Source: an optimization exercise on an open RTL-to-GDS flow (aim: small area). Production flows keep margins and buffers that such runs may drop. Only the layout flow was run in this run; the RTL was not checked for function there. Power is estimated from default activity; no workload was simulated.

Fig. 1: the clock network
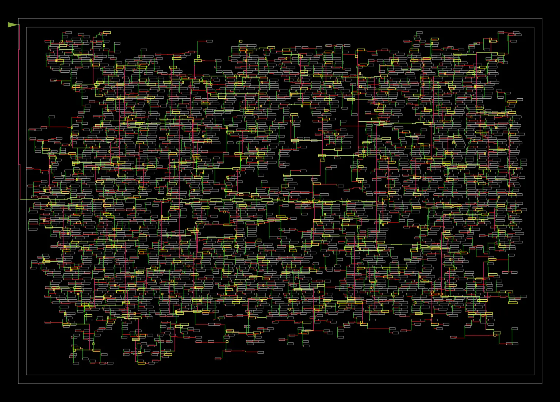
Fig. 2: M3 wires
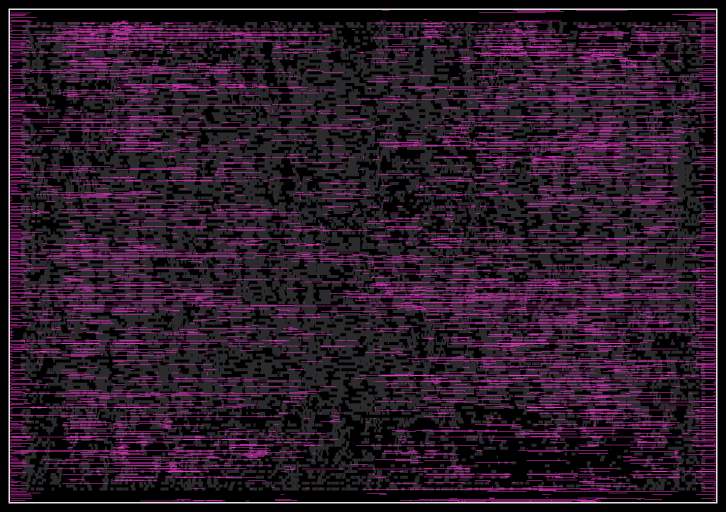
Fig. 3: cells colored by class
The bar under the picture is 200 um long.
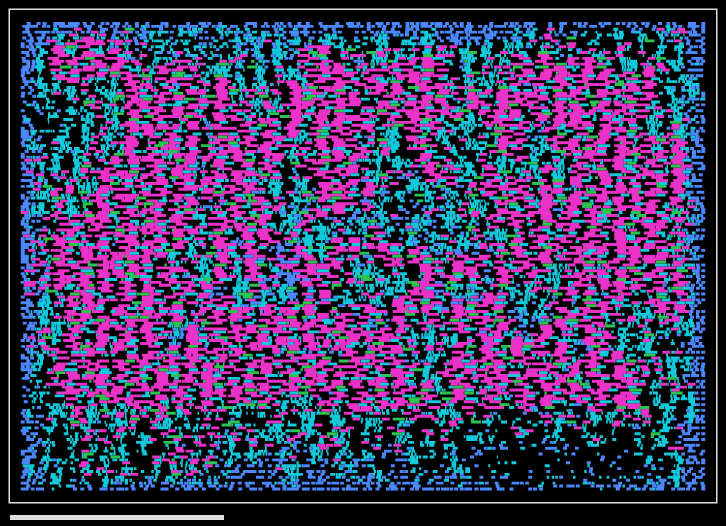
==> config.mk <==
export PLATFORM = sky130hd
export DESIGN_NAME = acc_bias_relu
export DESIGN_NICKNAME = acc_bias_relu
export VERILOG_FILES = /design/flow/design.v
export SDC_FILE = /design/flow/constraint.sdc
export NUM_CORES = 4
export LEC_CHECK = 0
export CAP_MARGIN = 20
export CORE_AREA = 10 10 650 450
export DIE_AREA = 0 0 660 460
export SLEW_MARGIN = 40
==> constraint.sdc <==
create_clock -name core_clock -period 5.0 [get_ports {clk}]
set_input_delay 1.0000 -clock core_clock [delete_from_list [all_inputs] [get_ports {clk}]]
set_output_delay 1.0000 -clock core_clock [all_outputs]
set_load 0.01 [all_outputs]
==> design.v <==
`timescale 1ns / 1ps
module acc_syn_fifo #(
    parameter WIDTH = 8 * 32,
    parameter AW    = 3
) (
    input              clk,
    input              rst_n,
    input  [WIDTH-1:0] din,
    input              wr_en,
    input              rd_en,
    output reg [WIDTH-1:0] dout,
    output             full,
    output             empty
);
reg [WIDTH-1:0] mem [0:(1<<AW)-1];
reg [AW:0] wr_ptr;
reg [AW:0] rd_ptr;
assign empty = (wr_ptr == rd_ptr);
assign full  = (wr_ptr[AW-1:0] == rd_ptr[AW-1:0]) && (wr_ptr[AW] != rd_ptr[AW]);
always @(posedge clk) begin
    if (wr_en && !full)
        mem[wr_ptr[AW-1:0]] <= din;
end
always @(posedge clk) begin
    if (!rst_n) begin
        wr_ptr <= 0;
        rd_ptr <= 0;
        dout <= 0;
    end else begin
        if (wr_en && !full)
            wr_ptr <= wr_ptr + 1'b1;
        if (rd_en && !empty) begin
            dout <= mem[rd_ptr[AW-1:0]];
            rd_ptr <= rd_ptr + 1'b1;
        end
    end
end
endmodule
`timescale 1ns / 1ps
module acc_bias_relu(
    input i_add4_end,                
    input clk,                      
    input rst_n,                    
    input layer1,                   
    output o_acc_end,               
    input [15:0] i_acc_bias_fm_col,  
    input i_add4_valid,             
    input signed [22*32-1:0] i_add4_data,  
    input signed [22*32-1:0] i_bias,      
    input [15:0] i_bias_addr_base,         
    output [15:0] o_sel_bias_addr,         
    output [8*32-1:0] o_acc_data_out,     
    output o_acc_data_out_valid             
    );
reg signed [23*32-1:0] add4_bias_buf;       
reg [8*32-1:0] data_out_buf;                 
reg [15:0] sel_bias_addr_buf;                
reg add4_valid_ff1;                         
reg add4_valid_ff2;                         
reg acc_end_ff1;                            
reg acc_end_ff2;                            
integer i;                                  
integer j;                                  
always @(posedge clk) begin
    if (!rst_n) begin
        add4_bias_buf <= 0;
        data_out_buf <= 0;
        add4_valid_ff1 <= 0;
        add4_valid_ff2 <= 0;
        sel_bias_addr_buf <= i_bias_addr_base;
        acc_end_ff1 <= 0;
        acc_end_ff2 <= 0;
    end else begin
        if (i_add4_valid == 1) begin
            for (i = 0; i < 32; i = i + 1) begin
                add4_bias_buf[23 * i +: 23] <= $signed(i_bias[22 * i +: 22]) + $signed(i_add4_data[22 * i +: 22]);
            end
            add4_valid_ff1 <= 1;
        end else begin
            add4_valid_ff1 <= 0;
        end
        if (add4_valid_ff1) begin
            for (j = 0; j < 32; j = j + 1) begin
                data_out_buf[8 * j +: 8] <= ($signed(add4_bias_buf[23 * j +: 23]) < 0) ? 0 : (add4_bias_buf[23 * j + 7 +: 8] >= 127) ? 8'b01111111 : (add4_bias_buf[23 * j + 6] ? (add4_bias_buf[23 * j + 7 +: 8] + 1) : add4_bias_buf[23 * j + 7 +: 8]);
            end
            add4_valid_ff2 <= add4_valid_ff1;
        end else begin
            add4_valid_ff2 <= 0;
        end
        if (i_add4_end) begin
            sel_bias_addr_buf <= sel_bias_addr_buf + 32;
            acc_end_ff1 <= 1;
        end else begin
            acc_end_ff1 <= 0;
        end
        acc_end_ff2 <= acc_end_ff1;
    end
end
wire [8 * 32 - 1:0] fifo_out;            
reg [15:0] wr_cnt;                      
reg [15:0] rd_cnt;                      
reg rd_en;                               
reg out_valid;                           
wire full;                              
wire empty;                             
always @(posedge clk) begin
    if (!rst_n) begin
        wr_cnt <= 0;
        rd_cnt <= 0;
        rd_en <= 0;
        out_valid <= 0;
    end else begin
        if (add4_valid_ff2) begin
            wr_cnt <= wr_cnt + 1;
        end
        if (wr_cnt >= 1) begin
            rd_en <= 1;
            rd_cnt <= rd_cnt + 1;
        end
        if (rd_cnt == i_acc_bias_fm_col) begin
            rd_en <= 0;
            wr_cnt <= 0;
            rd_cnt <= 0;
        end
        out_valid <= rd_en;
    end
end
acc_syn_fifo acc_syn_fifo_ins (
    .clk(clk),
    .rst_n(rst_n),
    .din(data_out_buf),
    .wr_en(add4_valid_ff2),
    .rd_en(rd_en),
    .dout(fifo_out),
    .full(full),
    .empty(empty)
);
assign o_acc_data_out = layer1 == 1 ? fifo_out : fifo_out[8 * 16 - 1:0];  
assign o_acc_data_out_valid = out_valid;  
assign o_sel_bias_addr = sel_bias_addr_buf;  
assign o_acc_end = acc_end_ff2;  
endmodule
==> run.sh <==
#!/bin/bash
# synth_recipe.tcl (not shown) runs the flow's synth.tcl, then flattens the netlist and writes it again
# the make line also repeats each setting of config.mk as NAME=value (left out here)
make -C /OpenROAD-flow-scripts/flow DESIGN_CONFIG=/design/flow/config.mk WORK_HOME=/design/flow/orfs CLKGATE_MAP_FILE= SYNTH_SCRIPT=/design/flow/synth_recipe.tcl finish
==> impl_metrics.toml <==
[global_route]
antenna_found_initial = 285
grt_pass1_vias = 88800
grt_max_degree = 140
grt_pass1_wl_um = 782000
overflow = 0

[placement]
dp_cells = 14600
placed_cell_area_mm2 = 0.154
gp_congestion = 1.02

[synthesis]
syn_area_per_cell_um2 = 13.9
yosys.area_share.adder_pct = 6.66
syn_area_mm2 = 0.134
yosysTopAreaCellShare_pct = 46.4
synthFlopType = "edfxtp_1"
mappedNetlistNets = 11800
synth_async_sr_flop_share_pct = 0
ys_seq_elements = 2942
muxShareOfSynthArea_pct = 13.0
synth_edf_count = 2064
ys_top_cells_by_area = "edfxtp_1, dfxtp_1, mux4_2, ha_1, mux2i_1"
synth_largest_area_cell = "edfxtp_1"

[worst_hold_path]
min_to = "add4_bias_buf[175]"

[power]
power.share.clock_pct = 39.1
p_leak_uw = 0.0561
power.switching_uw = 14400
p_comb_share_pct = 12.4
total_power_uw = 56800

[status]
status = "timing/DRC/antenna clean"

[critical_path]
crit_arrival_ns = 2.78
r2r-end = "acc_syn_fifo_ins.mem[0][169]"
worstPathCellList = "buf_4 > buf_12 > and2_1 > clkdlybuf4s50_1"
cp_max_fo = 80
crit_path_top_delay_cell = "clkdlybuf4s50_1"
cp-end-kind = "output port"
critPathKind = "in -> out"
slowest_delay_ns = 0.62

[clock_network]
clkLatencyLatePin_ns = 0.87
postCtsHoldBufs = 0
cts_sinks = 2942
htreeDepth = 5
cts_tree = "built"
cts_resized = 0

[timing]
slew_viol_final = 0
finalSetupViolations = 0
finalHoldViolations = 0
fmax_mhz = 264
maxSlewHeadroom_pct = 34.0
period_needed_ns = 3.78
setup_ws_ns = 1.22
fin_crit_sh_pct = 75.7
hold-worst-slack_ns = 0.483

[die]
die_x_um = 660
die_area_mm2 = 0.304
initial_core_util_pct = 47.7

[layout]
area_growth_pct = 23.1
final_cells = 15200
final_cell_mix = "edfxtp_1, clkdlybuf4s50_1, dfxtp_1"

[drt]
ant_nets = 0
About Fig. 1:
total CTS buffers: 289
clock skew: 0.0442 ns
Clk. pwr: 22200 uW
FFs & Latches: 2942
clkbuf count: 394

About Fig. 2:
The layer holds 12% of the routed length. The wires run mostly horizontal. The longest straight run is 454 um.
met3 Usage GRT: 10.6%
drt total wl: 593000 um
total number of vias: 95.4k

About Fig. 3:
Blue shows other buffers and delay cells, cells 1840, share of their area 12%. Magenta shows flip-flops, cells 2942, share of their area 50%. Green shows clock drivers and dummy loads, cells 525, share of their area 5.9%. Cyan shows all other logic, cells 6071, share of their area 32%.
Seq/total area: 48.4%
CORE AREA: 0.280 mm2
fin area: 0.164 mm2
Core Rows: 161
fin util: 58.6%

==> critical path, delay by kind of cell <==
kind	cells	cell delay [ns]
buf+inv	3	1.41
simple gates	1	0.22
==> state kept, by name (all words and copies together) (netlist names), 4 cells and up <==
signal and count:
acc_syn_fifo_ins.mem 2048, data_out_buf 256, wr_cnt 16, acc_syn_fifo_ins.rd_ptr 4, add4_bias_buf 320, acc_syn_fifo_ins.wr_ptr 4
acc_syn_fifo_ins.dout 256, rd_cnt 16, sel_bias_addr_buf 16
==> power groups by stage <==
stage          registers [uW]  clock network, uW  logic [uW]
2_1_floorplan           27600                  0        3640
3_3_place_gp            27900                  0        6820
3_5_place_dp            28000                  0        6890
4_1_cts                 27500              22300        6940
5_1_grt                 27600              23300        7460
6_report                27500              22200        7070
==> worst max path at each step <==
| stage | from | end | cells past startpoint |
|---|---|---|---|
| final | layer1 | o_acc_data_out[212] | 4 |
| after global routing | layer1 | o_acc_data_out[214] | 4 |
| after CTS | layer1 | o_acc_data_out[213] | 4 |
| after detailed placement | i_add4_data[617] | add4_bias_buf[666] | 9 |
| after global placement | i_add4_data[620] | add4_bias_buf[666] | 9 |
| after floorplan | acc_syn_fifo_ins.wr_ptr[0] | acc_syn_fifo_ins.mem[1][0] | 5 |
==> synth_stat cells, drive strengths merged (143+ instances only) <==
master and count:
mux4 512, mux2i 568, ha 711, buf 324, a211oi 334, nand3 143
a21oi 474, nand2 302, xor2 289, o21ai 298, xnor2 153, nor2 850
nor3 158, dfxtp 878, clkbuf 262, edfxtp 2064, nand4 179
==> routing by layer <==
metal / GRT usage [%] / routed length (um) / vias up
li1: - / - / 40200
met1: 51.8 / 235000 / 48300
met2: 54.8 / 253000 / 5827
met3: 10.6 / 68400 / 1034
met4: 19.5 / 35900 / 42
met5: 0 / 275 / -
==> final cells by class <==
| cell class | instances | area (um2) |
|---|---|---|
| well taps | 3749 | 4690 |
| inverters | 136 | 523 |
| flip-flops and latches | 2942 | 79600 |
| diodes | 122 | 305 |
| multi-input cells | 5935 | 50800 |
| repair buffers | 1840 | 19000 |
| clock inverters | 131 | 1390 |
| fillers | 21900 | 116000 |
| clock buffers | 394 | 8040 |
==> logic make-up after synthesis <==
logic type      after synthesis
fa+ha+maj                   711
flops                      2942
buf+inv                     722
compound gates             1666
xor+xnor                    442
simple gates               2028
mux                        1088

==> re-timing with driven ports <==
Ports are ideal in the flow. The routed layout listed here was re-timed in OpenROAD. Step 1, drivers: a clkbuf_16 drives clk and a buf_2 each remaining input, both assumed. Step 2 also shifts input and output timing later by t, the mid clock arrival at the registers, as if the neighbouring blocks saw the same clock. a / b / c = ideal / step 1 / step 2; a / b = the first two.
t, ns: 0.968
setup slack, ns: 1.217 / 1.184 / 0.542
worst setup path after step 2: input to register
cell pins on the clock port's net: 1
After both steps setup and hold are still met in this run. For this run, drivers alone change the setup slack by -0.033 ns; drivers and shift together by -0.675 ns.
